From an optimization exercise on the open Yosys and OpenROAD flow, aimed at small area and a short achievable clock period; shortcuts taken in it are not production practice. In this exercise RTL edits were held to simulation tests only and were not proved equivalent to the original. Not every run is shown, and edits may drop behaviour that the tests do not exercise.

==> run_1/layer_met1.png <==
Supply wires on this layer in gray.
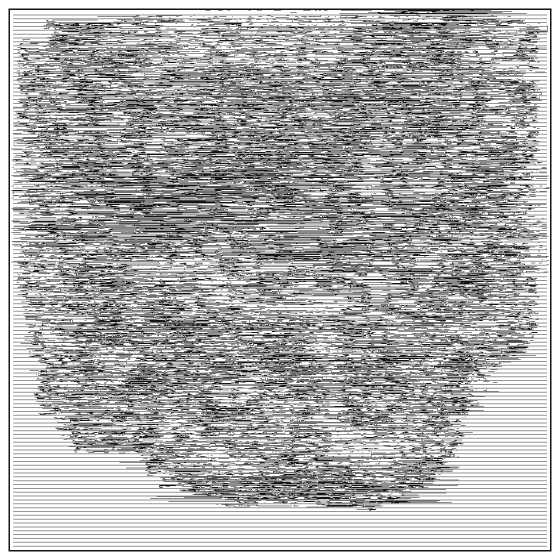
==> run_1/layer_met2.png <==
The bar under the picture is 100 um long.
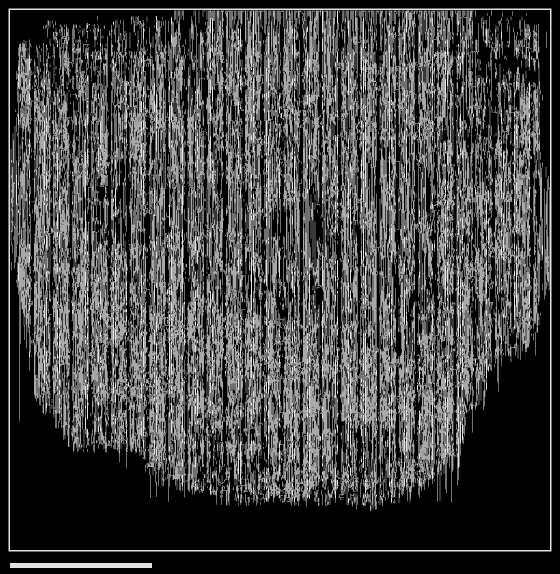
==> run_1/layer_met3.png <==
The bar under the picture is 100 um long. Cells faint in the background.
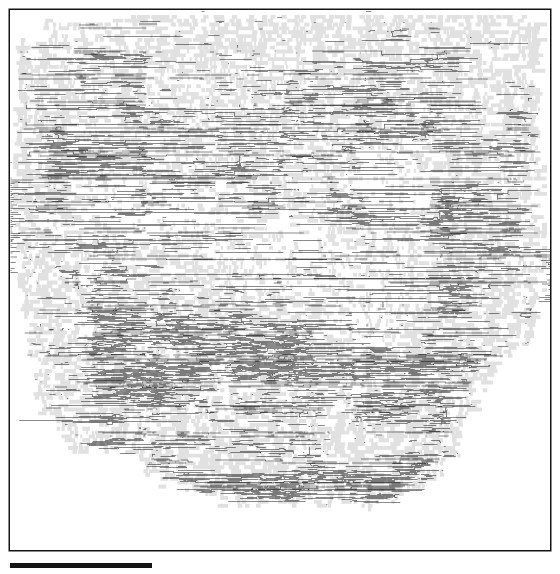
==> flow/design.v, too long to show whole: its modules and the start of the top module <==
// module wide_alu: 4424 lines
// module wide_alu_fa: 5 lines
// module wide_alu_ha: 4 lines
// module wide_alu_bsel: 4 lines
// module wide_alu_xor: 3 lines
module wide_alu
    (
     input logic                              clk_i,
     input logic                              rst_ni,
     input logic                              trigger_i,
     input logic                              clear_err_i,
     input logic [63:0]                       op_a_i,
     input logic [63:0]                       op_b_i,
     output logic [127:0]                     result_o,
     input logic                              deaccel_factor_we_i,
     input logic [7:0]                        deaccel_factor_i,
     output logic [7:0]                       deaccel_factor_o,
     input logic                              op_sel_we_i,
     input logic [2:0]                        op_sel_i,
     output logic [2:0]                       op_sel_o,
     output logic [1:0]                       status_o
     );
  // ...
==> flow/run.sh <==
#!/bin/bash
# synth_recipe.tcl (not shown) runs the flow's synth.tcl, then flattens the netlist and writes it again
# the make line also repeats each setting of config.mk as NAME=value (left out here)
make -C /OpenROAD-flow-scripts/flow DESIGN_CONFIG=/design/flow/config.mk WORK_HOME=/design/flow/orfs CLKGATE_MAP_FILE= SYNTH_SCRIPT=/design/flow/synth_recipe.tcl finish
==> flow/config.mk <==
export PLATFORM = sky130hd
export DESIGN_NAME = wide_alu
export DESIGN_NICKNAME = wide_alu
export VERILOG_FILES = /design/flow/design.v
export SDC_FILE = /design/flow/constraint.sdc
export NUM_CORES = 4
export LEC_CHECK = 0
export CAP_MARGIN = 20
export CORE_MARGIN = 2
export CORE_UTILIZATION = 40
export SETUP_SLACK_MARGIN = 0.3
export SLEW_MARGIN = 20
export SYNTH_HIERARCHICAL = 1
==> flow/constraint.sdc <==
create_clock -name core_clock -period 12.5 [get_ports {clk_i}]
set_input_delay 2.5000 -clock core_clock [delete_from_list [all_inputs] [get_ports {clk_i}]]
set_output_delay 2.5000 -clock core_clock [all_outputs]
set_load 0.01 [all_outputs]
==> impl_metrics.json, run 1 <==
{
  "synth_fa_ha_area_frac": 0.417,
  "clock_skew_ps": 31.6,
  "clk_transition_reported_paths_ps": 60,
  "post-route-min-period_ps": 11800,
  "fillerInstances": 13500,
  "timing.critical_path.from_type": "input port",
  "place.detailed.hpwl_um": 225000,
  "number_of_design_rule_violations_left_after_detail_routing": 0,
  "synth_enable_flop_cells": 0,
  "synth_seq_area_share": 0.0991,
  "run_status": "timing/DRC/antenna clean",
  "synth_common_cells": "1094 x sky130_fd_sc_hd__o22ai_1, 1082 x sky130_fd_sc_hd__xor2_1, 1014 x sky130_fd_sc_hd__fa_1",
  "setup_ws_ps": 703,
  "maxSlewViolCount": 0,
  "pre_cts_slack_ps": 358,
  "final_util": 0.473,
  "initial_core_util": 0.403,
  "groute.usage.overall": 0.418,
  "layout_worst_path_cycle_share": 0.944,
  "report.final.hold_viol_count": 0,
  "clock_tree_from_tritoncts": "yes",
  "nNonClkBuffers": 713,
  "synth-simple-area-share": 0.0502,
  "compound_gate_portion_of_the_synthesized_area": 0.217,
  "worst_reg2reg_path_length_in_cells": 32,
  "ff_latch_area_mm2": 0.00566,
  "layout.area.top_class": "multi-input gates",
  "met3WireLength_um": 43500,
  "gp_congestion": 1.03,
  "synth-async-reset-ratio": 0.608,
  "layout_commonest_cell": "sky130_fd_sc_hd__o22ai_1",
  "n_sequential_cell": 245,
  "die_height_um": 382,
  "vias_per_cell": 6.98,
  "post_synth_mux_area_share": 0.00272,
  "layout.comb_gates.multi_input": 5153,
  "layout-drive-gt1-share": 0.0965,
  "ys.warnings.count": 7,
  "grt_remaining_overflow": 0,
  "fin_worst_hold_slack_ps": 477,
  "post_synth_xor_area_fraction": 0.188,
  "timing.critical_path.buf_inv": 4,
  "clkLatencyLatePin_ps": 610,
  "arrival_ps": 12270,
  "worst-endpoint-required_ps": 12970,
  "cts_root_buf": "sky130_fd_sc_hd__clkbuf_16",
  "worst_hold_path.num_cells": 1,
  "nNonClkInverters": 211,
  "cts_max_level": 1,
  "postCtsSetupRepairBufs": 0,
  "groute.layer.met3.usage": 0.149,
  "ant_nets": 0,
  "yosys-top-cells-area": "sky130_fd_sc_hd__fa_1 36%, sky130_fd_sc_hd__xor2_1 17%, sky130_fd_sc_hd__o22ai_1 12%, sky130_fd_sc_hd__dfrtp_1 6.5%, sky130_fd_sc_hd__ha_1 6.1%",
  "fp.dieArea_mm2": 0.146,
  "ctsLongestPathBuffers": 3,
  "grt_first_pass_wirelength_um": 439000,
  "clock_buffers": 32,
  "setup_viol": 0,
  "port-buffer-count": 285,
  "syn-mean-instance-area_um2": 9.91,
  "fraction_of_area_in_multi_input_gates": 0.755,
  "final_cell_mix": "1094 x sky130_fd_sc_hd__o22ai_1, 1081 x sky130_fd_sc_hd__xor2_1, 985 x sky130_fd_sc_hd__fa_1"
}
Back to the opening pictures, layer_met1.png:
nets with wire on the layer	7151
longest straight run	104 um
GR met1 Demand/Resource: 0.519
overall via count from detail_route: 57700

Back to the opening pictures, layer_met2.png:
wire length on this layer	130 mm
main direction	vertical
longest straight run	164 um

Back to the opening pictures, layer_met3.png:
share of all routed wire	14%
nets with wire on the layer	1234
longest straight run	166 um
main direction	horizontal

==> run 2: too many edits to list; what changed since run 1 <==
flow/design.v: 4454 -> 5991 lines; modules unchanged: 4
  wide_alu: edited, 4424 -> 5943 lines
  wide_alu_xnor: new, 3 lines
  wide_alu_inv: new, 3 lines
  wide_alu_aoi21: new, 3 lines
  wide_alu_oai21: new, 3 lines
  wide_alu_nand2: new, 3 lines
  wide_alu_nor2: new, 3 lines
==> module wide_alu_inv as of run 2 <==
module wide_alu_inv (input logic a, output logic y);
    assign y = ~a;
endmodule
==> module wide_alu_xnor as of run 2 <==
module wide_alu_xnor (input logic x, input logic y, output logic s);
    assign s = ~(x ^ y);
endmodule
==> module wide_alu_nand2 as of run 2 <==
module wide_alu_nand2 (input logic a, input logic b, output logic y);
    assign y = ~(a & b);
endmodule
==> module wide_alu_aoi21 as of run 2 <==
module wide_alu_aoi21 (input logic a1, input logic a2, input logic b1, output logic y);
    assign y = ~((a1 & a2) | b1);
endmodule
==> module wide_alu_oai21 as of run 2 <==
module wide_alu_oai21 (input logic a1, input logic a2, input logic b1, output logic y);
    assign y = ~((a1 | a2) & b1);
endmodule
==> module wide_alu_nor2 as of run 2 <==
module wide_alu_nor2 (input logic a, input logic b, output logic y);
    assign y = ~(a | b);
endmodule
==> flow/flow/run.sh (new file) <==
#!/bin/bash
export BUFFER_PORTS_ARGS="-buffer_cell sky130_fd_sc_hd__buf_2"
bash standard.sh > standard.log 2>&1
==> flow/standard.sh (new file) <==
#!/bin/bash
# synth_recipe.tcl (not shown) runs the flow's synth.tcl, then flattens the netlist and writes it again
# the make line also repeats each setting of config.mk as NAME=value (left out here)
make -C /OpenROAD-flow-scripts/flow DESIGN_CONFIG=/design/flow/config.mk WORK_HOME=/design/flow/orfs CLKGATE_MAP_FILE= SYNTH_SCRIPT=/design/flow/synth_recipe.tcl "${@:-finish}"
--- a/flow/config.mk
+++ b/flow/config.mk
@@ -8,6 +8,7 @@
 export CAP_MARGIN = 20
 export CORE_MARGIN = 2
-export CORE_UTILIZATION = 40
-export SETUP_SLACK_MARGIN = 0.3
+export CORE_UTILIZATION = 55
+export SETUP_SLACK_MARGIN = 4
 export SLEW_MARGIN = 20
 export SYNTH_HIERARCHICAL = 1
+export TNS_END_PERCENT = 0
removed: flow/run.sh
==> run_2/layer_met1.png <==
Supply wires on this layer in gray.
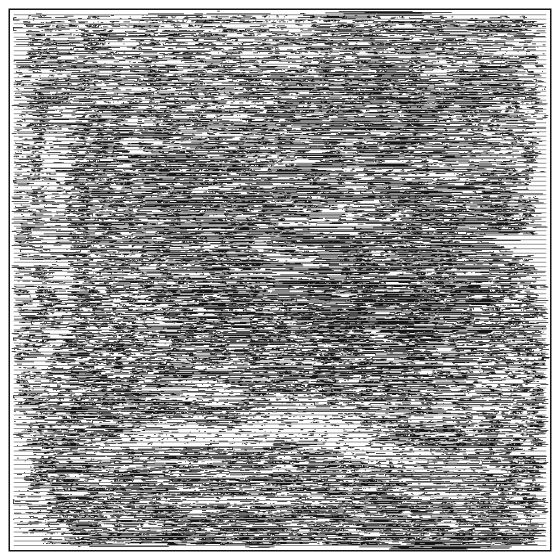
nets with wire on the layer	7185
share of all routed wire	34%
main direction	horizontal
longest straight run	117 um

==> run_2/congestion.png <==
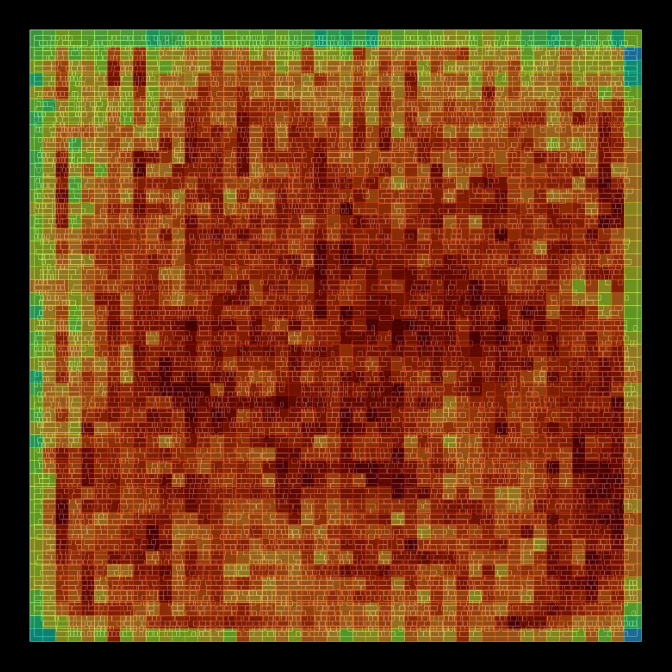
global-route layer with the greatest usage: met2
Util after Layout: 0.658
met2 global-route usage: 0.752
Total GRT Usage: 0.547
global-route track usage on met3: 0.253

==> run_2/layer_met3.png <==
The bar under the picture is 100 um long. Cells faint in the background.
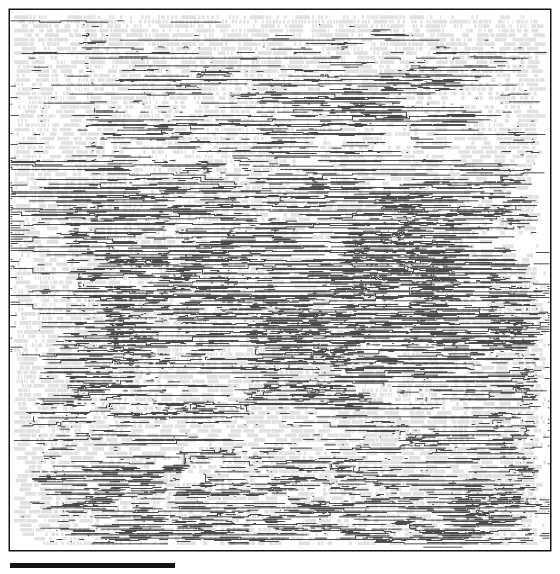
share of all routed wire	16%
nets with wire on the layer	1453

==> run 2 against run 1 <==
Still clean on timing, DRC and antenna. Wire length is 5.1% lower. Synthesized cell count is 0.99% higher. Final cell count is 5.9% lower. Die area is 27% lower. Clock skew is 4.4 ps lower. Cell area is 1.6% higher. Critical path depth is 1 lower. Critical endpoint is now result_q[36]$_DFF_PN0_.
==> impl_metrics.json, run 2 <==
{
  "die_height_um": 327,
  "vias": 56800,
  "postCtsSetupRepairBufs": 151,
  "synth.most_common_cell": "sky130_fd_sc_hd__xnor2_1",
  "hold_fix_buffers_at_cts": 0,
  "worst-endpoint-required_ps": 12980,
  "grt_first_pass_wirelength_um": 414000,
  "fp.dieArea_mm2": 0.107,
  "cp.depth": 27,
  "gp_congestion": 1.09,
  "post_synth_num_cell_types": 52,
  "timing.max_cap.violations": 0,
  "fin_worst_hold_slack_ps": 477,
  "cts_max_level": 1,
  "core.rowCount": 118,
  "delay_of_the_slowest_cell_on_the_worst_path_ps": 740,
  "ant_nets": 0,
  "clk_transition_reported_paths_ps": 60,
  "critPathKind": "in2reg",
  "fin_setup_tns_ps": 0,
  "synth-simple-area-share": 0.0518,
  "setup_ws_ps": 3130,
  "clock_skew_ps": 27.2,
  "worst-slew-pin-transition_ps": 1250,
  "critical_path.max_fanout": 12,
  "yosysTopAreaCellShare": 0.354,
  "antenna_found_initial": 36,
  "dominantRegCellSynth": "sky130_fd_sc_hd__dfrtp_1",
  "setup_viol": 0,
  "run_status": "timing/DRC/antenna clean",
  "synth_seq_area_share": 0.0987,
  "routed-wl-met2_um": 117000,
  "layout.comb_gates.multi_input": 5141,
  "synth_enable_flop_cells": 0,
  "nNonClkInverters": 307,
  "clkLatencyLatePin_ps": 590,
  "place_area_mm2": 0.0625,
  "layout.area.top_class": "multi-input gates",
  "worst_reg2reg_path_length_in_cells": 27,
  "fmax_mhz": 107,
  "largest_reg_flops": 128,
  "die_width_um": 327,
  "timing.critical_path.from_type": "input port",
  "areaGrowthSynthToFinish_pct": 18.8,
  "vias_per_cell": 7.29,
  "drt_iter0_markers": 9065,
  "layout-drive-gt1-share": 0.209,
  "timing.critical_path.buf_inv": 7,
  "multi_input_comb_area_mm2": 0.0525,
  "maxSlewViolCount": 0,
  "nNonClkBuffers": 635,
  "met3WireLength_um": 46900,
  "cts_made_buffers": 28,
  "first_global_vias": 56900,
  "design.portCount": 286,
  "report.final.hold_viol_count": 0,
  "final_cell_mix": "1117 x sky130_fd_sc_hd__xnor2_1, 980 x sky130_fd_sc_hd__o22ai_1, 916 x sky130_fd_sc_hd__fa_1",
  "tap_cell_count": 1380,
  "worst_hold_path.num_cells": 2,
  "synth_top_family_by_area": "adder cells",
  "design.final.nets": 7810,
  "yosys-top-cells-area": "sky130_fd_sc_hd__fa_1 35%, sky130_fd_sc_hd__xnor2_1 17%, sky130_fd_sc_hd__o22ai_1 12%, sky130_fd_sc_hd__dfrtp_1 6.5%, sky130_fd_sc_hd__ha_1 6.4%",
  "synth.largest_area_cell": "sky130_fd_sc_hd__fa_1",
  "initial_core_util": 0.554,
  "clock_buffers": 39,
  "fillerInstances": 8611,
  "crit_family": "adder cells",
  "syn_inst": 5811,
  "number_of_design_rule_violations_left_after_detail_routing": 0,
  "area_share_clock_buf_inv": 0.0140,
  "globalRouteMet1Util": 0.654,
  "post_synth_mux_area_share": 0.00787,
  "sequential_fraction_of_total_cell_area": 0.0832,
  "synth_fa_ha_area_frac": 0.419,
  "syn-mean-instance-area_um2": 9.85,
  "design_area_mm2": 0.0680,
  "dr.pass1.iters": 8,
  "synth_common_cells": "1137 x sky130_fd_sc_hd__xnor2_1, 1054 x sky130_fd_sc_hd__o22ai_1, 1013 x sky130_fd_sc_hd__fa_1",
  "arrival_ps": 9850,
  "compound_gate_portion_of_the_synthesized_area": 0.210,
  "buffer_area_frac": 0.0848,
  "avgRoutedWirePerCell_um": 37.9,
  "fraction_of_area_in_multi_input_gates": 0.772,
  "place.detailed.hpwl_um": 208000,
  "port-buffer-count": 285,
  "grt_remaining_overflow": 0,
  "ys.warnings.count": 7,
  "wirelength_met1_um": 99100,
  "clock-sinks": 245,
  "core_mm2": 0.103,
  "ys_seq_elements": 245,
  "hp-class": "reg2reg",
  "layout.cells.non_filler": 7782,
  "n_sequential_cell": 245,
  "antennaDiodeCount": 22,
  "cts_root_buf": "sky130_fd_sc_hd__clkbuf_16",
  "post_synth_xor_area_fraction": 0.182,
  "cpMaxStageDelayCell": "sky130_fd_sc_hd__fa_2",
  "ff_latch_area_mm2": 0.00566,
  "synth.cell_area_mm2": 0.0572,
  "layout_commonest_cell": "sky130_fd_sc_hd__xnor2_1",
  "top_signal_layer_used": "met5",
  "ctsLongestPathBuffers": 3,
  "layout_worst_path_cycle_share": 0.750,
  "clock_tree_from_tritoncts": "yes",
  "pre_cts_slack_ps": 1460,
  "numPlacedInstances": 7494,
  "synth-async-reset-ratio": 0.608,
  "grt_start_max_net_pins": 257,
  "post-route-min-period_ps": 9370
}
==> run 2 -> run 3 <==
--- a/flow/config.mk
+++ b/flow/config.mk
@@ -5,10 +5,10 @@
 export SDC_FILE = /design/flow/constraint.sdc
 export NUM_CORES = 4
 export LEC_CHECK = 0
-export CAP_MARGIN = 20
+export CAP_MARGIN = 30
 export CORE_MARGIN = 2
 export CORE_UTILIZATION = 55
 export SETUP_SLACK_MARGIN = 4
-export SLEW_MARGIN = 20
+export SLEW_MARGIN = 30
 export SYNTH_HIERARCHICAL = 1
 export TNS_END_PERCENT = 0
==> run_3/congestion.png <==
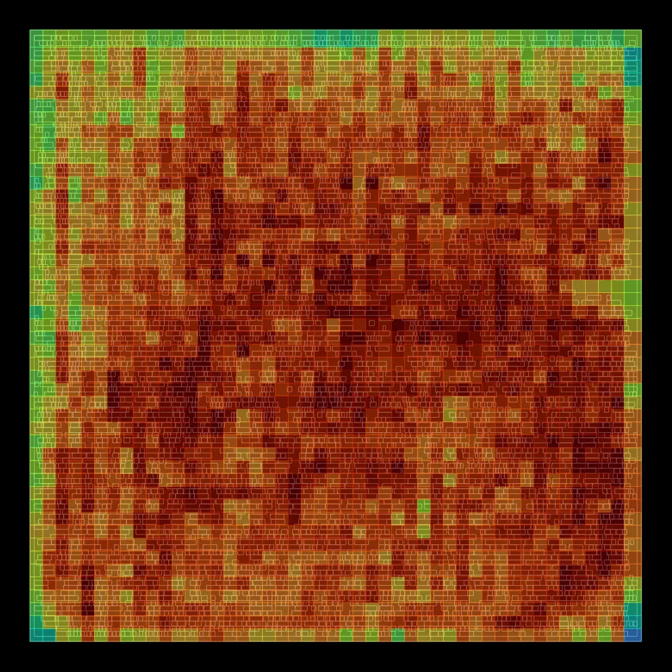
global-route track usage on met3: 0.249
met2 global-route usage: 0.762

==> run_3/layer_met3.png <==
The bar under the picture is 100 um long. Cells faint in the background.
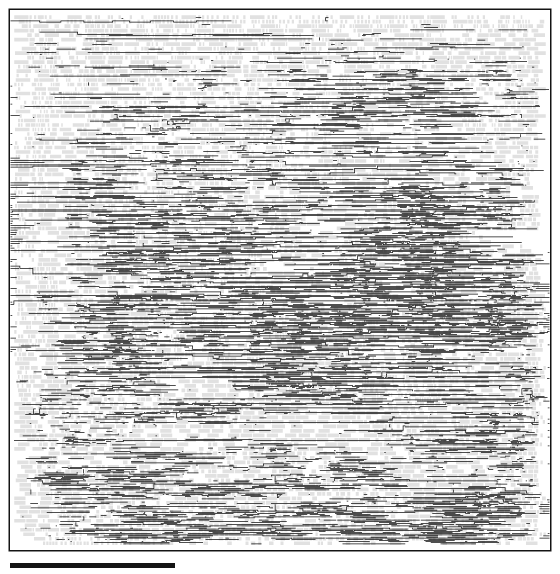
share of all routed wire	16%
nets with wire on the layer	1458

==> run_3/layer_met2.png <==
The bar under the picture is 100 um long.
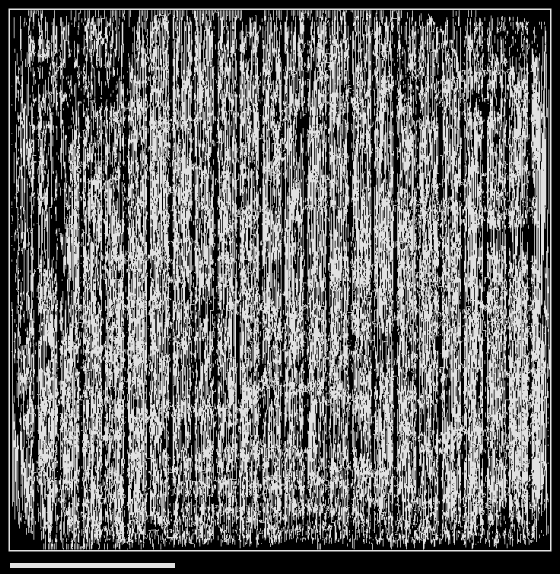
longest straight run	127 um
wire length on this layer	119 mm
main direction	vertical
Post-Route WL: 295000 um
overall via count from detail_route: 56800

==> run 3 against run 2 <==
Still clean on timing, DRC and antenna. Critical path depth rose by 1. Final cell count hardly changed. Synthesized cell count stayed put. Critical path type unchanged. Largest cell class unchanged.
==> impl_metrics.json, run 3 <==
{
  "synth-async-reset-ratio": 0.608,
  "sequential_fraction_of_total_cell_area": 0.0828,
  "hold_fix_buffers_at_cts": 0,
  "core.rowCount": 118,
  "layout_commonest_cell": "sky130_fd_sc_hd__xnor2_1",
  "ys.warnings.count": 7,
  "layout.area.top_class": "multi-input gates",
  "fmax_mhz": 108,
  "nNonClkBuffers": 651,
  "avgRoutedWirePerCell_um": 38.0,
  "place.detailed.hpwl_um": 208000,
  "hp-class": "reg2reg",
  "routed-wl-met2_um": 119000,
  "post_synth_xor_area_fraction": 0.182,
  "ff_latch_area_mm2": 0.00566,
  "multi_input_comb_area_mm2": 0.0527,
  "synth_fa_ha_area_frac": 0.419,
  "numPlacedInstances": 7495,
  "clock_buffers": 38,
  "design.final.nets": 7823,
  "core_mm2": 0.103,
  "compound_gate_portion_of_the_synthesized_area": 0.210,
  "fin_setup_tns_ps": 0,
  "yosysTopAreaCellShare": 0.354,
  "layout-drive-gt1-share": 0.214,
  "ant_nets": 0,
  "nNonClkInverters": 307,
  "place_area_mm2": 0.0626,
  "grt_first_pass_wirelength_um": 414000,
  "synth-simple-area-share": 0.0518,
  "post_synth_mux_area_share": 0.00787,
  "layout_worst_path_cycle_share": 0.740,
  "clk_transition_reported_paths_ps": 60,
  "cts_root_buf": "sky130_fd_sc_hd__clkbuf_16",
  "cp.depth": 28,
  "groute.usage.overall": 0.546,
  "synth.cell_area_mm2": 0.0572,
  "setup_viol": 0,
  "yosys-top-cells-area": "sky130_fd_sc_hd__fa_1 35%, sky130_fd_sc_hd__xnor2_1 17%, sky130_fd_sc_hd__o22ai_1 12%, sky130_fd_sc_hd__dfrtp_1 6.5%, sky130_fd_sc_hd__ha_1 6.4%",
  "clock_skew_ps": 28.6,
  "timing.critical_path.from_type": "input port",
  "dominantRegCellSynth": "sky130_fd_sc_hd__dfrtp_1",
  "final_util": 0.661,
  "final_cell_mix": "1115 x sky130_fd_sc_hd__xnor2_1, 990 x sky130_fd_sc_hd__o22ai_1, 925 x sky130_fd_sc_hd__fa_1",
  "syn_inst": 5811,
  "worst_reg2reg_path_length_in_cells": 33,
  "clkLatencyLatePin_ps": 580,
  "first_global_vias": 56700,
  "arrival_ps": 9650,
  "delay_of_the_slowest_cell_on_the_worst_path_ps": 720,
  "synth_top_family_by_area": "adder cells",
  "antennaDiodeCount": 9,
  "clock-sinks": 245,
  "post-route-min-period_ps": 9250,
  "critical_path.max_fanout": 16,
  "largest_reg_flops": 128,
  "post_synth_num_cell_types": 52,
  "synth_seq_area_share": 0.0987,
  "setup_ws_ps": 3250,
  "worst_hold_path.num_cells": 2,
  "synth.most_common_cell": "sky130_fd_sc_hd__xnor2_1",
  "design_area_mm2": 0.0683,
  "clock_tree_from_tritoncts": "yes",
  "syn-mean-instance-area_um2": 9.85,
  "timing.max_cap.violations": 0,
  "fraction_of_area_in_multi_input_gates": 0.771,
  "synth.largest_area_cell": "sky130_fd_sc_hd__fa_1",
  "ys_seq_elements": 245,
  "dr.pass1.iters": 10,
  "critPathKind": "in2reg",
  "run_status": "timing/DRC/antenna clean",
  "antenna_found_initial": 34,
  "fin_worst_hold_slack_ps": 475,
  "drt_iter0_markers": 9762,
  "worst-slew-pin-transition_ps": 1210,
  "report.final.hold_viol_count": 0
}
==> run 3 -> run 4 <==
--- a/flow/config.mk
+++ b/flow/config.mk
@@ -7,7 +7,7 @@
 export LEC_CHECK = 0
 export CAP_MARGIN = 30
 export CORE_MARGIN = 2
-export CORE_UTILIZATION = 55
+export CORE_UTILIZATION = 65
 export SETUP_SLACK_MARGIN = 4
 export SLEW_MARGIN = 30
 export SYNTH_HIERARCHICAL = 1
==> run 4 against run 3 <==
The run now fails in 5_1_grt. Synthesized area stayed put. Synthesized cell count stayed put.
==> impl_metrics.json, run 4 <==
{
  "run_status": "aborted with a tool error",
  "failed_stage": "5_1_grt",
  "tool.error": "[ERROR GRT-0116] Global routing finished with congestion. Check the congestion regions in the DRC Viewer.",
  "postCtsSetupRepairBufs": 164,
  "synth-simple-area-share": 0.0518,
  "place_area_mm2": 0.0622,
  "cts_max_level": 1,
  "port-buffer-count": 285,
  "ys_seq_elements": 245,
  "ctsLongestPathBuffers": 3,
  "place.detailed.hpwl_um": 211000,
  "synth_seq_area_share": 0.0987,
  "post_synth_num_cell_types": 52,
  "ys.warnings.count": 7,
  "post_cts_resize_count": 308,
  "die_width_um": 301,
  "cts_made_buffers": 26,
  "initial_core_util": 0.658,
  "pre_cts_slack_ps": 998,
  "yosys-top-cells-area": "sky130_fd_sc_hd__fa_1 35%, sky130_fd_sc_hd__xnor2_1 17%, sky130_fd_sc_hd__o22ai_1 12%, sky130_fd_sc_hd__dfrtp_1 6.5%, sky130_fd_sc_hd__ha_1 6.4%",
  "core.rowCount": 108,
  "syn_inst": 5811,
  "synth_fa_ha_area_frac": 0.419,
  "clock-sinks": 245,
  "dominantRegCellSynth": "sky130_fd_sc_hd__dfrtp_1",
  "synth.largest_area_cell": "sky130_fd_sc_hd__fa_1",
  "synth_enable_flop_cells": 0,
  "synth.cell_area_mm2": 0.0572,
  "synth.most_common_cell": "sky130_fd_sc_hd__xnor2_1",
  "synth_common_cells": "1137 x sky130_fd_sc_hd__xnor2_1, 1054 x sky130_fd_sc_hd__o22ai_1, 1013 x sky130_fd_sc_hd__fa_1",
  "yosysTopAreaCellShare": 0.354,
  "die_height_um": 301,
  "post_synth_xor_area_fraction": 0.182,
  "cts_root_buf": "sky130_fd_sc_hd__clkbuf_16",
  "post_synth_mux_area_share": 0.00787,
  "compound_gate_portion_of_the_synthesized_area": 0.210,
  "gp_congestion": 1.10,
  "grt_start_max_net_pins": 257,
  "numPlacedInstances": 7267,
  "design.portCount": 286,
  "hold_fix_buffers_at_cts": 0,
  "synth_top_family_by_area": "adder cells",
  "synth-async-reset-ratio": 0.608,
  "syn-mean-instance-area_um2": 9.85
}
==> run 4 -> run 5 <==
--- a/flow/config.mk
+++ b/flow/config.mk
@@ -7,7 +7,7 @@
 export LEC_CHECK = 0
 export CAP_MARGIN = 30
 export CORE_MARGIN = 2
-export CORE_UTILIZATION = 65
+export CORE_UTILIZATION = 59
 export SETUP_SLACK_MARGIN = 4
 export SLEW_MARGIN = 30
 export SYNTH_HIERARCHICAL = 1
==> run_5/layer_met3.png <==
The bar under the picture is 100 um long. Cells faint in the background.
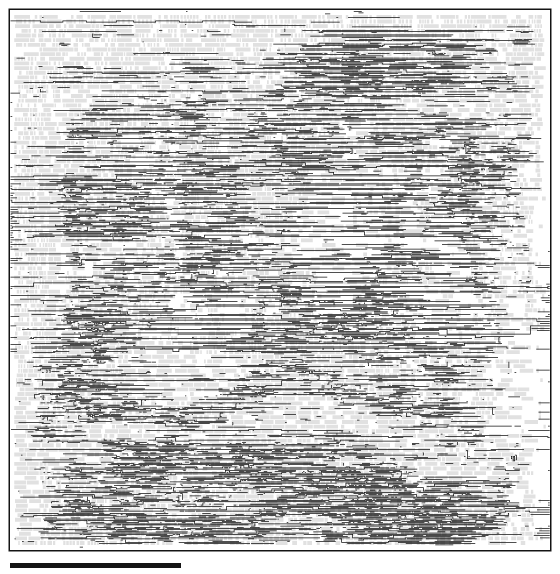
wire length on this layer	48.5 mm
main direction	horizontal

==> run_5/clocks.png <==
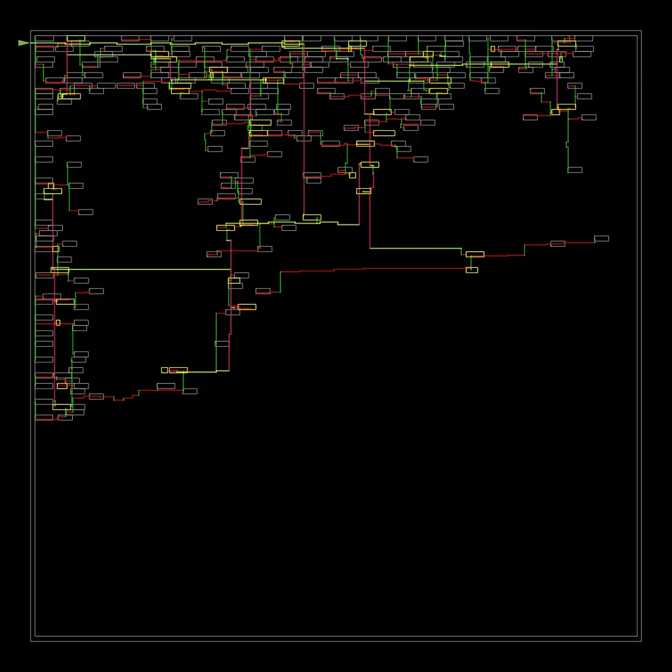
clock buffers created by TritonCTS: 27
count of sequential standard cells: 245
Fin Clk Skew: 36.0 ps

==> run_5/layer_met1.png <==
Supply wires on this layer in gray.
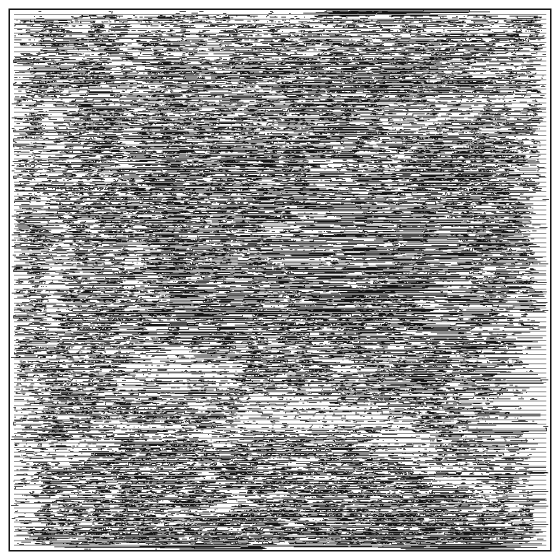
share of all routed wire	32%
nets with wire on the layer	7181
main direction	horizontal
longest straight run	122 um
wire length on this layer	92.3 mm
GR met1 Demand/Resource: 0.660
Post-Route WL: 293000 um

==> run 5 against run 4 <==
Now clean on timing, DRC and antenna. Synthesized area stayed put. Synthesized cell count stayed put.
==> impl_metrics.json, run 5 <==
{
  "run_status": "timing/DRC/antenna clean",
  "synth_enable_flop_cells": 0,
  "clock_tree_from_tritoncts": "yes",
  "nNonClkInverters": 306,
  "compound_gate_portion_of_the_synthesized_area": 0.210,
  "worst_reg2reg_path_length_in_cells": 29,
  "place.detailed.hpwl_um": 205000,
  "place_area_mm2": 0.0624,
  "design.final.nets": 7819,
  "final_cell_mix": "1114 x sky130_fd_sc_hd__xnor2_1, 959 x sky130_fd_sc_hd__o22ai_1, 908 x sky130_fd_sc_hd__fa_1",
  "post_synth_num_cell_types": 52,
  "global_route.peak_usage_layer": "met2",
  "pre_cts_slack_ps": 1400,
  "ys.warnings.count": 7,
  "numPlacedInstances": 7378,
  "grt_start_max_net_pins": 257,
  "cpMaxStageDelayCell": "sky130_fd_sc_hd__xor2_1",
  "fin_worst_hold_slack_ps": 478,
  "dominantRegCellSynth": "sky130_fd_sc_hd__dfrtp_1",
  "post_synth_mux_area_share": 0.00787,
  "synth_fa_ha_area_frac": 0.419,
  "areaGrowthSynthToFinish_pct": 19.8,
  "post-route-min-period_ps": 9440,
  "antenna_found_initial": 29,
  "grt_first_pass_wirelength_um": 398000,
  "setup_ws_ps": 3060,
  "initial_core_util": 0.594,
  "nNonClkBuffers": 649,
  "clock_buffers": 33,
  "synth_common_cells": "1137 x sky130_fd_sc_hd__xnor2_1, 1054 x sky130_fd_sc_hd__o22ai_1, 1013 x sky130_fd_sc_hd__fa_1",
  "final_util": 0.711,
  "critPathCaptureType": "register",
  "gp_congestion": 1.09,
  "core_mm2": 0.0964,
  "port-buffer-count": 285,
  "synth_top_family_by_area": "adder cells",
  "layout_commonest_cell": "sky130_fd_sc_hd__xnor2_1",
  "worst-slew-pin-transition_ps": 1240,
  "syn-mean-instance-area_um2": 9.85,
  "die_height_um": 315,
  "multi_input_comb_area_mm2": 0.0528,
  "layout.comb_gates.multi_input": 5138,
  "ys_seq_elements": 245,
  "sequential_fraction_of_total_cell_area": 0.0824,
  "critical_path.max_fanout": 16,
  "synth.largest_area_cell": "sky130_fd_sc_hd__fa_1",
  "ff_latch_area_mm2": 0.00566,
  "fillerInstances": 7355,
  "synth.most_common_cell": "sky130_fd_sc_hd__xnor2_1",
  "groute.usage.overall": 0.561,
  "cts_max_level": 1,
  "post_cts_resize_count": 239,
  "clock-sinks": 245,
  "arrival_ps": 9940,
  "timing.max_cap.violations": 0,
  "vias_per_cell": 7.58,
  "grt_remaining_overflow": 0,
  "synth_seq_area_share": 0.0987,
  "layout.area.top_class": "multi-input gates",
  "area_share_clock_buf_inv": 0.0147,
  "slew_headroom": 0.175,
  "rsz0062_at_grt": "true",
  "yosysTopAreaCellShare": 0.354,
  "number_of_design_rule_violations_left_after_detail_routing": 0,
  "cp.depth": 25,
  "fmax_mhz": 106,
  "antennaDiodeCount": 21,
  "post_synth_xor_area_fraction": 0.182,
  "design.portCount": 286,
  "clk_transition_reported_paths_ps": 70,
  "critPathKind": "in2reg",
  "worst_hold_path.num_cells": 2,
  "timing.critical_path.from_type": "input port",
  "ctsLongestPathBuffers": 3,
  "synth-simple-area-share": 0.0518,
  "vias": 58300,
  "hold_fix_buffers_at_cts": 0,
  "layout_worst_path_cycle_share": 0.755,
  "layout.cells.non_filler": 7685,
  "worst-endpoint-required_ps": 13000,
  "delay_of_the_slowest_cell_on_the_worst_path_ps": 760,
  "critical-path-top-cell-by-count": "sky130_fd_sc_hd__fa_1",
  "design_area_mm2": 0.0686,
  "hp-class": "reg2reg",
  "fraction_of_area_in_multi_input_gates": 0.770,
  "crit_family": "adder cells",
  "synth.cell_area_mm2": 0.0572,
  "setup_viol": 0,
  "fp.dieArea_mm2": 0.0995,
  "die_width_um": 315,
  "buffer_area_frac": 0.0889,
  "drt_iter0_markers": 10900,
  "yosys-top-cells-area": "sky130_fd_sc_hd__fa_1 35%, sky130_fd_sc_hd__xnor2_1 17%, sky130_fd_sc_hd__o22ai_1 12%, sky130_fd_sc_hd__dfrtp_1 6.5%, sky130_fd_sc_hd__ha_1 6.4%",
  "largest_reg_flops": 128,
  "synth-async-reset-ratio": 0.608,
  "ant_nets": 0,
  "syn_inst": 5811,
  "avgRoutedWirePerCell_um": 38.1,
  "cts_root_buf": "sky130_fd_sc_hd__clkbuf_16",
  "top_signal_layer_used": "met5",
  "layout-drive-gt1-share": 0.219,
  "met3WireLength_um": 48500,
  "tap_cell_count": 1276,
  "core.rowCount": 114,
  "groute.layer.met2.usage": 0.782,
  "postCtsSetupRepairBufs": 109
}
==> run 5 -> run 6 <==
--- a/flow/config.mk
+++ b/flow/config.mk
@@ -7,8 +7,8 @@
 export LEC_CHECK = 0
 export CAP_MARGIN = 30
 export CORE_MARGIN = 2
-export CORE_UTILIZATION = 59
-export SETUP_SLACK_MARGIN = 4
+export CORE_UTILIZATION = 55
+export SETUP_SLACK_MARGIN = 5
 export SLEW_MARGIN = 30
 export SYNTH_HIERARCHICAL = 1
 export TNS_END_PERCENT = 0
==> run_6/layer_met4.png <==
The bar under the picture is 100 um long. Supply wires on this layer in gray.
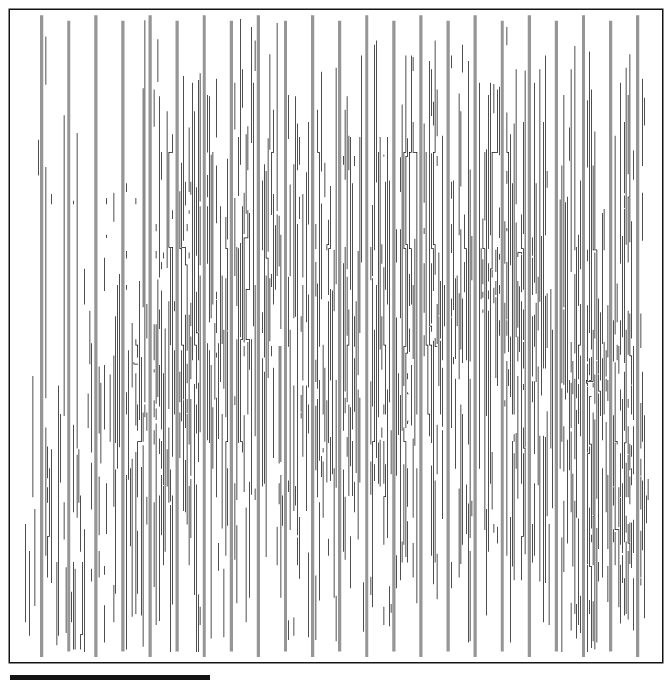
main direction	vertical
wire length on this layer	30.2 mm
share of all routed wire	10%
Post-Route WL: 295000 um

==> run_6/clocks.png <==
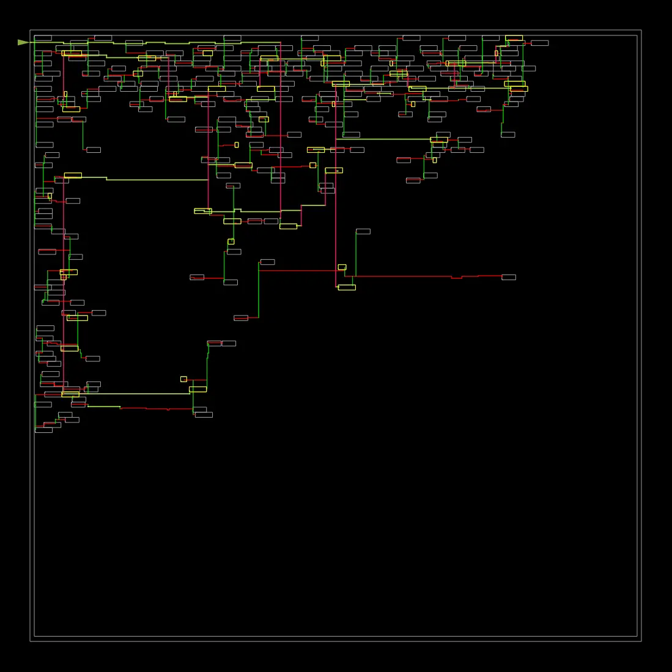
clock tree buffer count of the final layout: 38

==> run_6/layer_met1.png <==
Supply wires on this layer in gray.
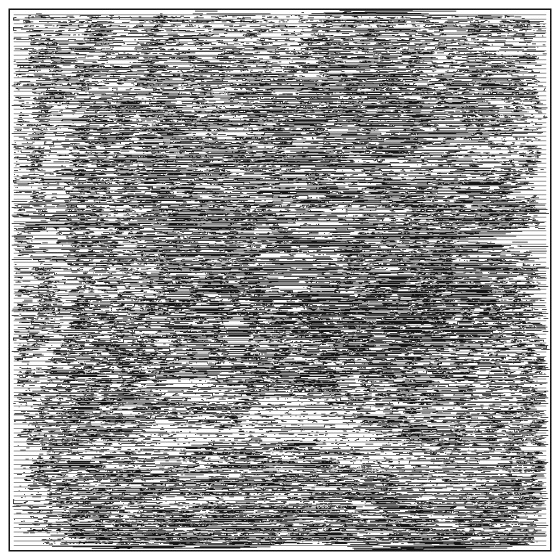
main direction	horizontal
wire length on this layer	98.6 mm
longest straight run	110 um
nets with wire on the layer	7181
share of all routed wire	33%
GR met1 Demand/Resource: 0.656

==> run 6 against run 5 <==
Clock-buffer cell count rose by 5. Largest cell class unchanged. Still clean. Cell area is 0.48% lower. Core utilization down 5.1 points. Critical endpoint is now result_q[36]$_DFF_PN0_. First-iteration DRC count is 11% lower. Wire length increased by 0.83%. Worst setup slack improved by 190 ps.
==> impl_metrics.json, run 6 <==
{
  "drt_iter0_markers": 9762,
  "setup_viol": 0,
  "top_signal_layer_used": "met5",
  "syn-mean-instance-area_um2": 9.85,
  "place_area_mm2": 0.0626,
  "groute.usage.overall": 0.546,
  "synth.cell_area_mm2": 0.0572,
  "arrival_ps": 9650,
  "groute.layer.met2.usage": 0.762,
  "syn_inst": 5811,
  "area_share_clock_buf_inv": 0.0128,
  "critPathKind": "in2reg",
  "worst_reg2reg_path_length_in_cells": 33,
  "cts_root_buf": "sky130_fd_sc_hd__clkbuf_16",
  "grt_first_pass_wirelength_um": 414000,
  "layout.comb_gates.multi_input": 5139,
  "synth_fa_ha_area_frac": 0.419,
  "global_route.peak_usage_layer": "met2",
  "worst-endpoint-required_ps": 12900,
  "synth_common_cells": "1137 x sky130_fd_sc_hd__xnor2_1, 1054 x sky130_fd_sc_hd__o22ai_1, 1013 x sky130_fd_sc_hd__fa_1",
  "ctsLongestPathBuffers": 3,
  "grt_remaining_overflow": 0,
  "fillerInstances": 8577,
  "cp.depth": 28,
  "synth-simple-area-share": 0.0518,
  "cts_made_buffers": 27,
  "ant_nets": 0,
  "synth_top_family_by_area": "adder cells",
  "number_of_design_rule_violations_left_after_detail_routing": 0,
  "ys.warnings.count": 7,
  "gp_congestion": 1.09,
  "dominantRegCellSynth": "sky130_fd_sc_hd__dfrtp_1",
  "hold_fix_buffers_at_cts": 0,
  "synth.largest_area_cell": "sky130_fd_sc_hd__fa_1",
  "vias_per_cell": 7.30,
  "fraction_of_area_in_multi_input_gates": 0.771,
  "postCtsSetupRepairBufs": 162,
  "fin_worst_hold_slack_ps": 475,
  "worst_hold_path.num_cells": 2,
  "slew_headroom": 0.191,
  "cts_max_level": 1,
  "nNonClkBuffers": 651,
  "synth.most_common_cell": "sky130_fd_sc_hd__xnor2_1",
  "tap_cell_count": 1380,
  "vias": 56800,
  "die_width_um": 327,
  "core_mm2": 0.103,
  "timing.critical_path.buf_inv": 9,
  "die_height_um": 327,
  "layout_commonest_cell": "sky130_fd_sc_hd__xnor2_1",
  "ff_latch_area_mm2": 0.00566,
  "hp-class": "reg2reg",
  "multi_input_comb_area_mm2": 0.0527,
  "yosysTopAreaCellShare": 0.354,
  "clock_tree_from_tritoncts": "yes",
  "numPlacedInstances": 7495,
  "fp.dieArea_mm2": 0.107,
  "n_sequential_cell": 245,
  "synth-async-reset-ratio": 0.608,
  "buffer_area_frac": 0.0881,
  "worst-slew-pin-transition_ps": 1210,
  "timing.critical_path.from_type": "input port",
  "post-route-min-period_ps": 9250,
  "rsz0062_at_grt": "true",
  "port-buffer-count": 285,
  "critical-path-top-cell-by-count": "sky130_fd_sc_hd__fa_2",
  "design.final.nets": 7823,
  "design_area_mm2": 0.0683,
  "critPathCaptureType": "register",
  "post_synth_num_cell_types": 52,
  "post_synth_xor_area_fraction": 0.182,
  "antennaDiodeCount": 9,
  "layout_worst_path_cycle_share": 0.740,
  "design.portCount": 286,
  "avgRoutedWirePerCell_um": 38.0,
  "areaGrowthSynthToFinish_pct": 19.3,
  "critical_path.max_fanout": 16,
  "met3WireLength_um": 47600,
  "ys_seq_elements": 245,
  "crit_family": "adder cells",
  "clock_skew_ps": 28.6,
  "timing.max_cap.violations": 0,
  "post_cts_resize_count": 314,
  "clk_transition_reported_paths_ps": 60,
  "grt_start_max_net_pins": 257,
  "fmax_mhz": 108,
  "run_status": "timing/DRC/antenna clean",
  "synth_seq_area_share": 0.0987,
  "antenna_found_initial": 34,
  "cpMaxStageDelayCell": "sky130_fd_sc_hd__fa_2",
  "delay_of_the_slowest_cell_on_the_worst_path_ps": 720,
  "layout-drive-gt1-share": 0.214,
  "post_synth_mux_area_share": 0.00787,
  "core.rowCount": 118,
  "place.detailed.hpwl_um": 208000,
  "yosys-top-cells-area": "sky130_fd_sc_hd__fa_1 35%, sky130_fd_sc_hd__xnor2_1 17%, sky130_fd_sc_hd__o22ai_1 12%, sky130_fd_sc_hd__dfrtp_1 6.5%, sky130_fd_sc_hd__ha_1 6.4%",
  "largest_reg_flops": 128,
  "layout.cells.non_filler": 7780,
  "compound_gate_portion_of_the_synthesized_area": 0.210,
  "setup_ws_ps": 3250,
  "synth_enable_flop_cells": 0,
  "sequential_fraction_of_total_cell_area": 0.0828
}
==> run 6 -> run 7 <==
--- a/flow/design.v
+++ b/flow/design.v
@@ -5900,13 +5900,18 @@
         endcase
     end
     wire [63:0] lg = lgc & {64{load}};
-    assign result_d[31:0]   = ({32{ld_mul}} & p1_q[31:0]) | ({32{ld_as}} & t[31:0]) |
-                              lg[31:0] | ({32{hold}} & result_q[31:0]);
-    assign result_d[63:32]  = ({32{ld_mul}} & t[31:0]) | ({32{ld_as}} & t[63:32]) |
-                              lg[63:32] | ({32{hold}} & result_q[63:32]);
-    assign result_d[64]     = (ld_mul & t[32]) | (ld_as & (t[64] ^ sub)) | (hold & result_q[64]);
-    assign result_d[127:65] = ({63{ld_mul}} & t[95:33]) | ({63{ld_sx & ~t[64]}}) |
-                              ({63{hold}} & result_q[127:65]);
+    wire         borrow = (op_b_i > op_a_i);
+    wire [127:0] early = {{63{ld_sx & borrow}}, 1'b0, lg} | ({128{hold}} & result_q);
+    wire [127:0] ta, tb;    
+    wire [127:0] ea, eb;
+    assign ta = {t[95:33], t[32], t[31:0], t[31:0]};
+    assign ea = {{63{ld_mul}}, ld_mul, {32{ld_mul}}, {32{ld_as}}};
+    assign tb = {63'd0, t[64] ^ sub, t[63:32], p1_q[31:0]};
+    assign eb = {63'd0, ld_as, {32{ld_as}}, {32{ld_mul}}};
+    for (genvar i = 0; i < 128; i++) begin : g_res
+        wide_alu_ao221 u_res (.a1(ta[i]), .a2(ea[i]), .b1(tb[i]), .b2(eb[i]), .c1(early[i]),
+                              .y(result_d[i]));
+    end
     always_ff @(posedge clk_i, negedge rst_ni) begin
         if (!rst_ni) begin
             op_sel_q         <= 3'd0;
@@ -5989,3 +5994,7 @@
 module wide_alu_nor2 (input logic a, input logic b, output logic y);
     assign y = ~(a | b);
 endmodule
+module wide_alu_ao221 (input logic a1, input logic a2, input logic b1, input logic b2,
+                       input logic c1, output logic y);
+    assign y = (a1 & a2) | (b1 & b2) | c1;
+endmodule
--- a/flow/config.mk
+++ b/flow/config.mk
@@ -8,7 +8,7 @@
 export CAP_MARGIN = 30
 export CORE_MARGIN = 2
 export CORE_UTILIZATION = 55
-export SETUP_SLACK_MARGIN = 5
+export SETUP_SLACK_MARGIN = 4
 export SLEW_MARGIN = 30
 export SYNTH_HIERARCHICAL = 1
 export TNS_END_PERCENT = 0
==> run_7/layer_met2.png <==
The bar under the picture is 100 um long.
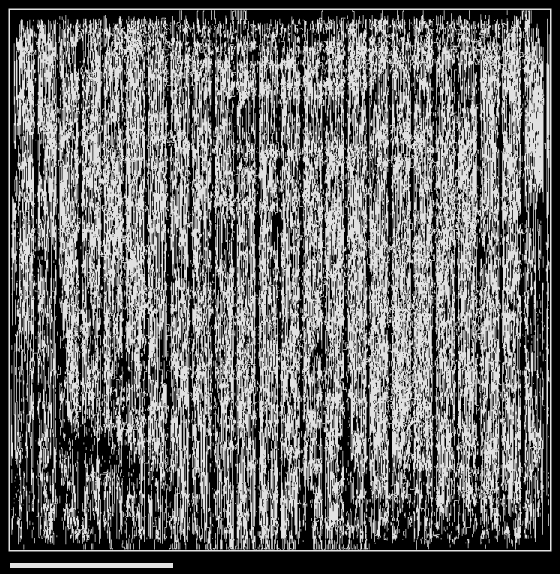
longest straight run	142 um
wire length on this layer	122 mm

==> run_7/congestion.png <==
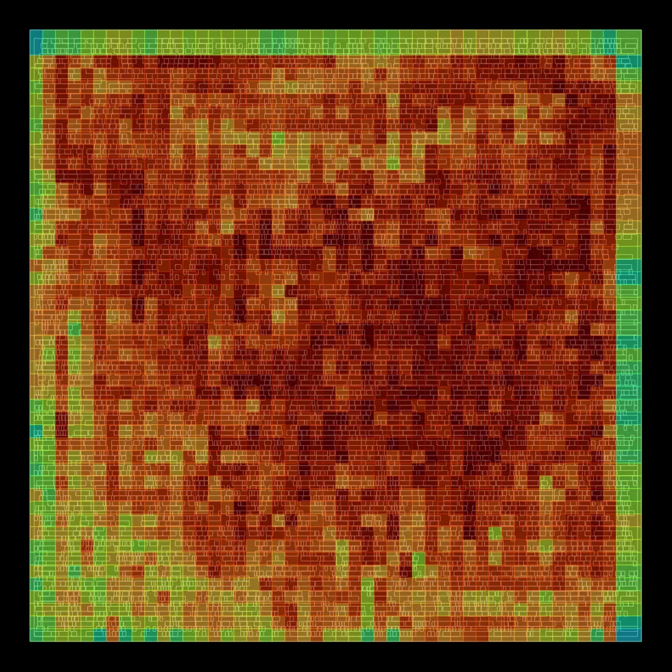
GR met1 Demand/Resource: 0.633
Util after Layout: 0.699
Total GRT Usage: 0.538

==> run_7/layer_met4.png <==
The bar under the picture is 100 um long. Supply wires on this layer in gray.
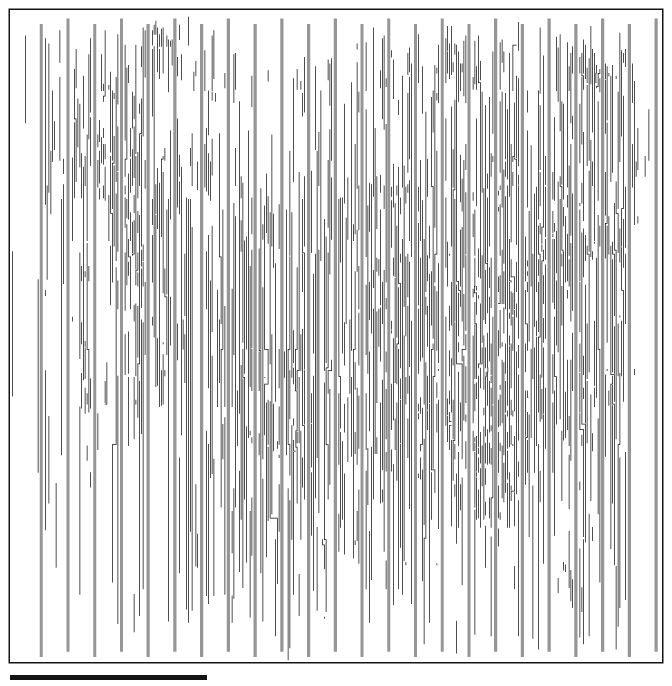
wire length on this layer	33.3 mm
main direction	vertical
nets with wire on the layer	575
longest straight run	215 um
overall via count from detail_route: 59900
Post-Route WL: 310000 um

==> run 7 against run 6 <==
First-iteration DRC count is 4.3% higher. Cell area is 8.2% higher. Critical path type unchanged. Highest routed layer unchanged.
==> impl_metrics.json, run 7 <==
{
  "syn-mean-instance-area_um2": 10.0,
  "die_height_um": 331,
  "core_mm2": 0.106,
  "critPathCaptureType": "register",
  "crit_family": "adder cells",
  "timing.critical_path.buf_inv": 5,
  "run_status": "timing/DRC/antenna clean",
  "n_sequential_cell": 245,
  "post_synth_mux_area_share": 0.0132,
  "timing.critical_path.from_type": "input port",
  "antenna_found_initial": 26,
  "avgRoutedWirePerCell_um": 38.0,
  "clock_buffers": 40,
  "delay_of_the_slowest_cell_on_the_worst_path_ps": 650,
  "ys_seq_elements": 245,
  "synth.cell_area_mm2": 0.0588,
  "synth-simple-area-share": 0.0456,
  "worst-slew-pin-transition_ps": 1300,
  "multi_input_comb_area_mm2": 0.0558,
  "clk_transition_reported_paths_ps": 70,
  "dominantRegCellSynth": "sky130_fd_sc_hd__dfrtp_1",
  "ant_nets": 0,
  "hp-class": "reg2reg",
  "post_synth_num_cell_types": 62,
  "area_share_clock_buf_inv": 0.0139,
  "nNonClkBuffers": 766,
  "synth.most_common_cell": "sky130_fd_sc_hd__xnor2_1",
  "numPlacedInstances": 7745,
  "number_of_design_rule_violations_left_after_detail_routing": 0,
  "cpMaxStageDelayCell": "sky130_fd_sc_hd__fa_2",
  "synth.largest_area_cell": "sky130_fd_sc_hd__fa_1",
  "clock_tree_from_tritoncts": "yes",
  "hold_fix_buffers_at_cts": 0,
  "synth_fa_ha_area_frac": 0.421,
  "design_area_mm2": 0.0739,
  "die_width_um": 331,
  "yosys-top-cells-area": "sky130_fd_sc_hd__fa_1 34%, sky130_fd_sc_hd__xnor2_1 17%, sky130_fd_sc_hd__o22ai_1 11%, sky130_fd_sc_hd__ha_1 7.6%, sky130_fd_sc_hd__dfrtp_1 6.3%",
  "largest_reg_flops": 128,
  "fillerInstances": 8258,
  "layout_commonest_cell": "sky130_fd_sc_hd__xnor2_1",
  "drt_iter0_markers": 10200,
  "port-buffer-count": 285,
  "place.detailed.hpwl_um": 208000,
  "post-route-min-period_ps": 8920,
  "gp_congestion": 1.06,
  "layout-drive-gt1-share": 0.247,
  "tap_cell_count": 1391,
  "met3WireLength_um": 53300,
  "timing.max_cap.violations": 0,
  "synth_enable_flop_cells": 0,
  "clock_skew_ps": 31.3,
  "top_signal_layer_used": "met5",
  "grt_first_pass_wirelength_um": 417000,
  "design.portCount": 286,
  "fp.dieArea_mm2": 0.110,
  "sequential_fraction_of_total_cell_area": 0.0766,
  "post_synth_xor_area_fraction": 0.178,
  "design.final.nets": 8233,
  "critical_path.max_fanout": 17,
  "core.rowCount": 119,
  "yosysTopAreaCellShare": 0.345,
  "layout.cells.non_filler": 8149,
  "cts_root_buf": "sky130_fd_sc_hd__clkbuf_16",
  "fin_worst_hold_slack_ps": 445,
  "fraction_of_area_in_multi_input_gates": 0.755,
  "worst_hold_path.num_cells": 1,
  "cp.depth": 24,
  "areaGrowthSynthToFinish_pct": 25.6,
  "ys.warnings.count": 7,
  "syn_inst": 5871,
  "post_cts_resize_count": 416,
  "buffer_area_frac": 0.101,
  "synth_top_family_by_area": "adder cells",
  "worst-endpoint-required_ps": 13050
}

==> screenshots <==
M4 wires.
The bar under the picture is 100 um long. Supply wires on this layer in gray.
(a)
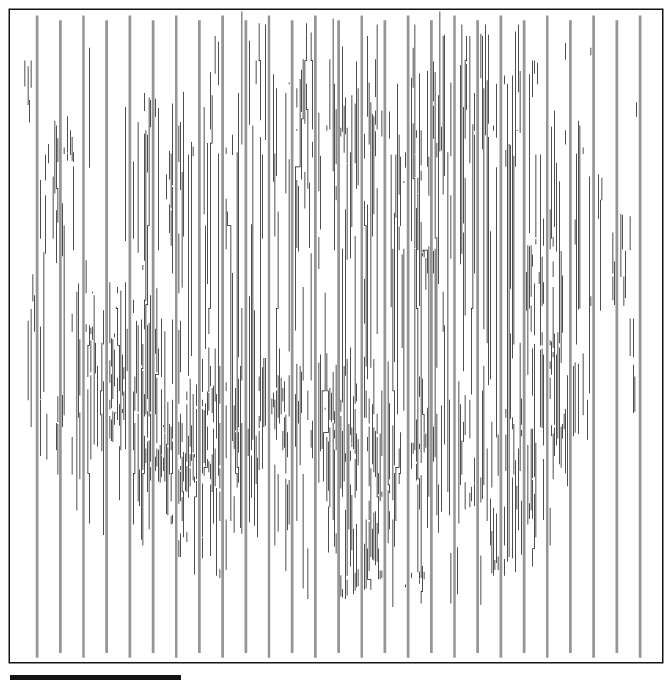
(b)
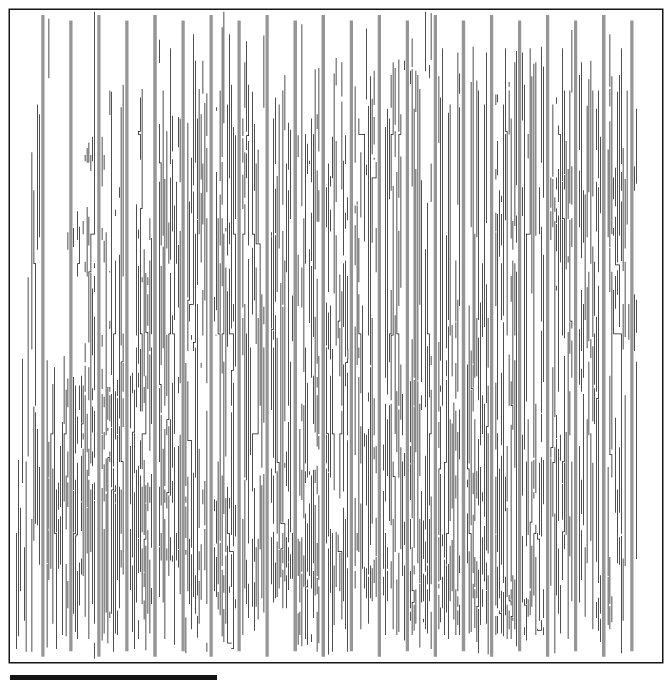
(b) -> run 5
(a) -> run 1

Key to (b):
wire length on this layer	36.9 mm
share of all routed wire	13%
main direction	vertical
nets with wire on the layer	671


==> screenshots <==
Clock nets.
picture 1
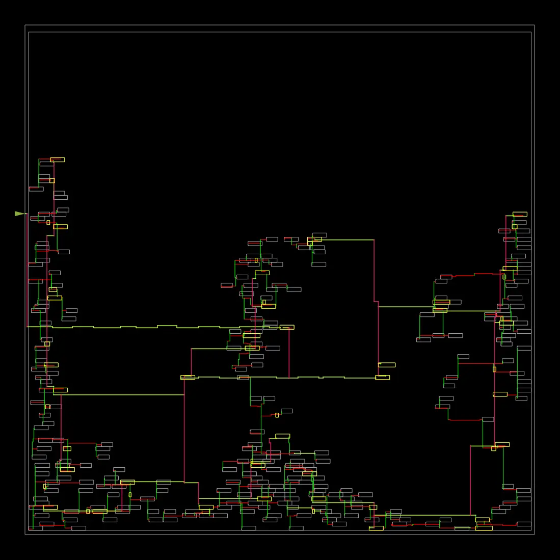
picture 2
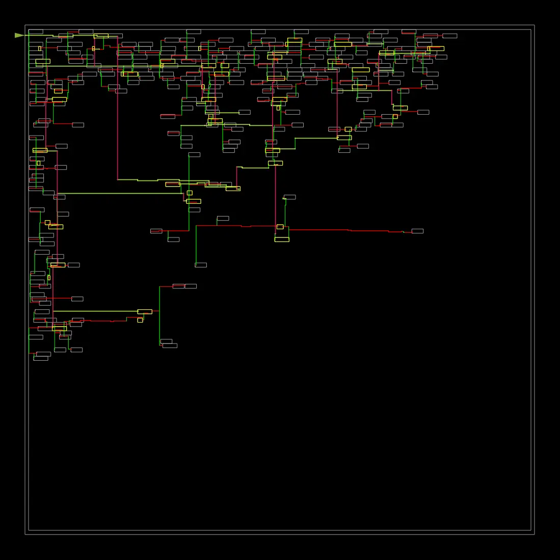
picture 3
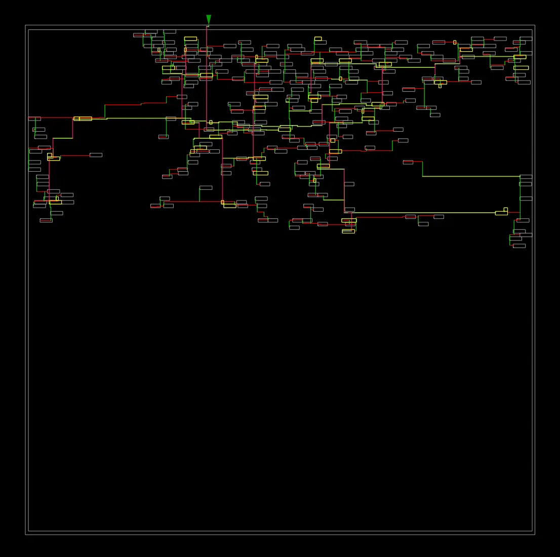
Picture 3 comes from run 1.
Picture 2 comes from run 2.
Picture 1 comes from run 7.

-- port drivers added, routing unchanged --
The results above use ideal ports. As a check the final layouts listed here were re-extracted and re-timed, cells and wires unchanged. Step 1 sets driving cells, clkbuf_16 on the clock port and buf_2 on the other inputs (assumed; they add their load-dependent delay and slew). Step 2 moves the port delays by t, midway between the first and last clock arrival at a register: inputs arrive t later, outputs are due t later. That takes back most of the time a late clock gives input paths. a / b / c = ideal / step 1 / step 2; a / b = the first two.
run	shift t [ns]	slack for setup (ns)	latest minus earliest clock arrival (ns)	worst slew at a driven data input, ns	pins driven straight from the clock port
run 1	0.648	0.703 / 0.663 / 0.015	0.036 / 0.036	0.22	1
run 2	0.643	3.131 / 3.107 / 2.463	0.028 / 0.027	0.17	1
run 3	0.633	3.254 / 3.179 / 2.546	0.029 / 0.029	0.17	1
run 5	0.665	3.063 / 3.049 / 2.384	0.036 / 0.036	0.16	1
run 6	0.633	3.254 / 3.179 / 2.546	0.029 / 0.029	0.17	1
run 7	0.729	3.582 / 3.542 / 2.813	0.031 / 0.032	0.21	1
After both steps every run listed still meets setup and hold. The setup slack of run 7, which loses most, moves by -0.040 ns with the drivers and by -0.769 ns with both steps.
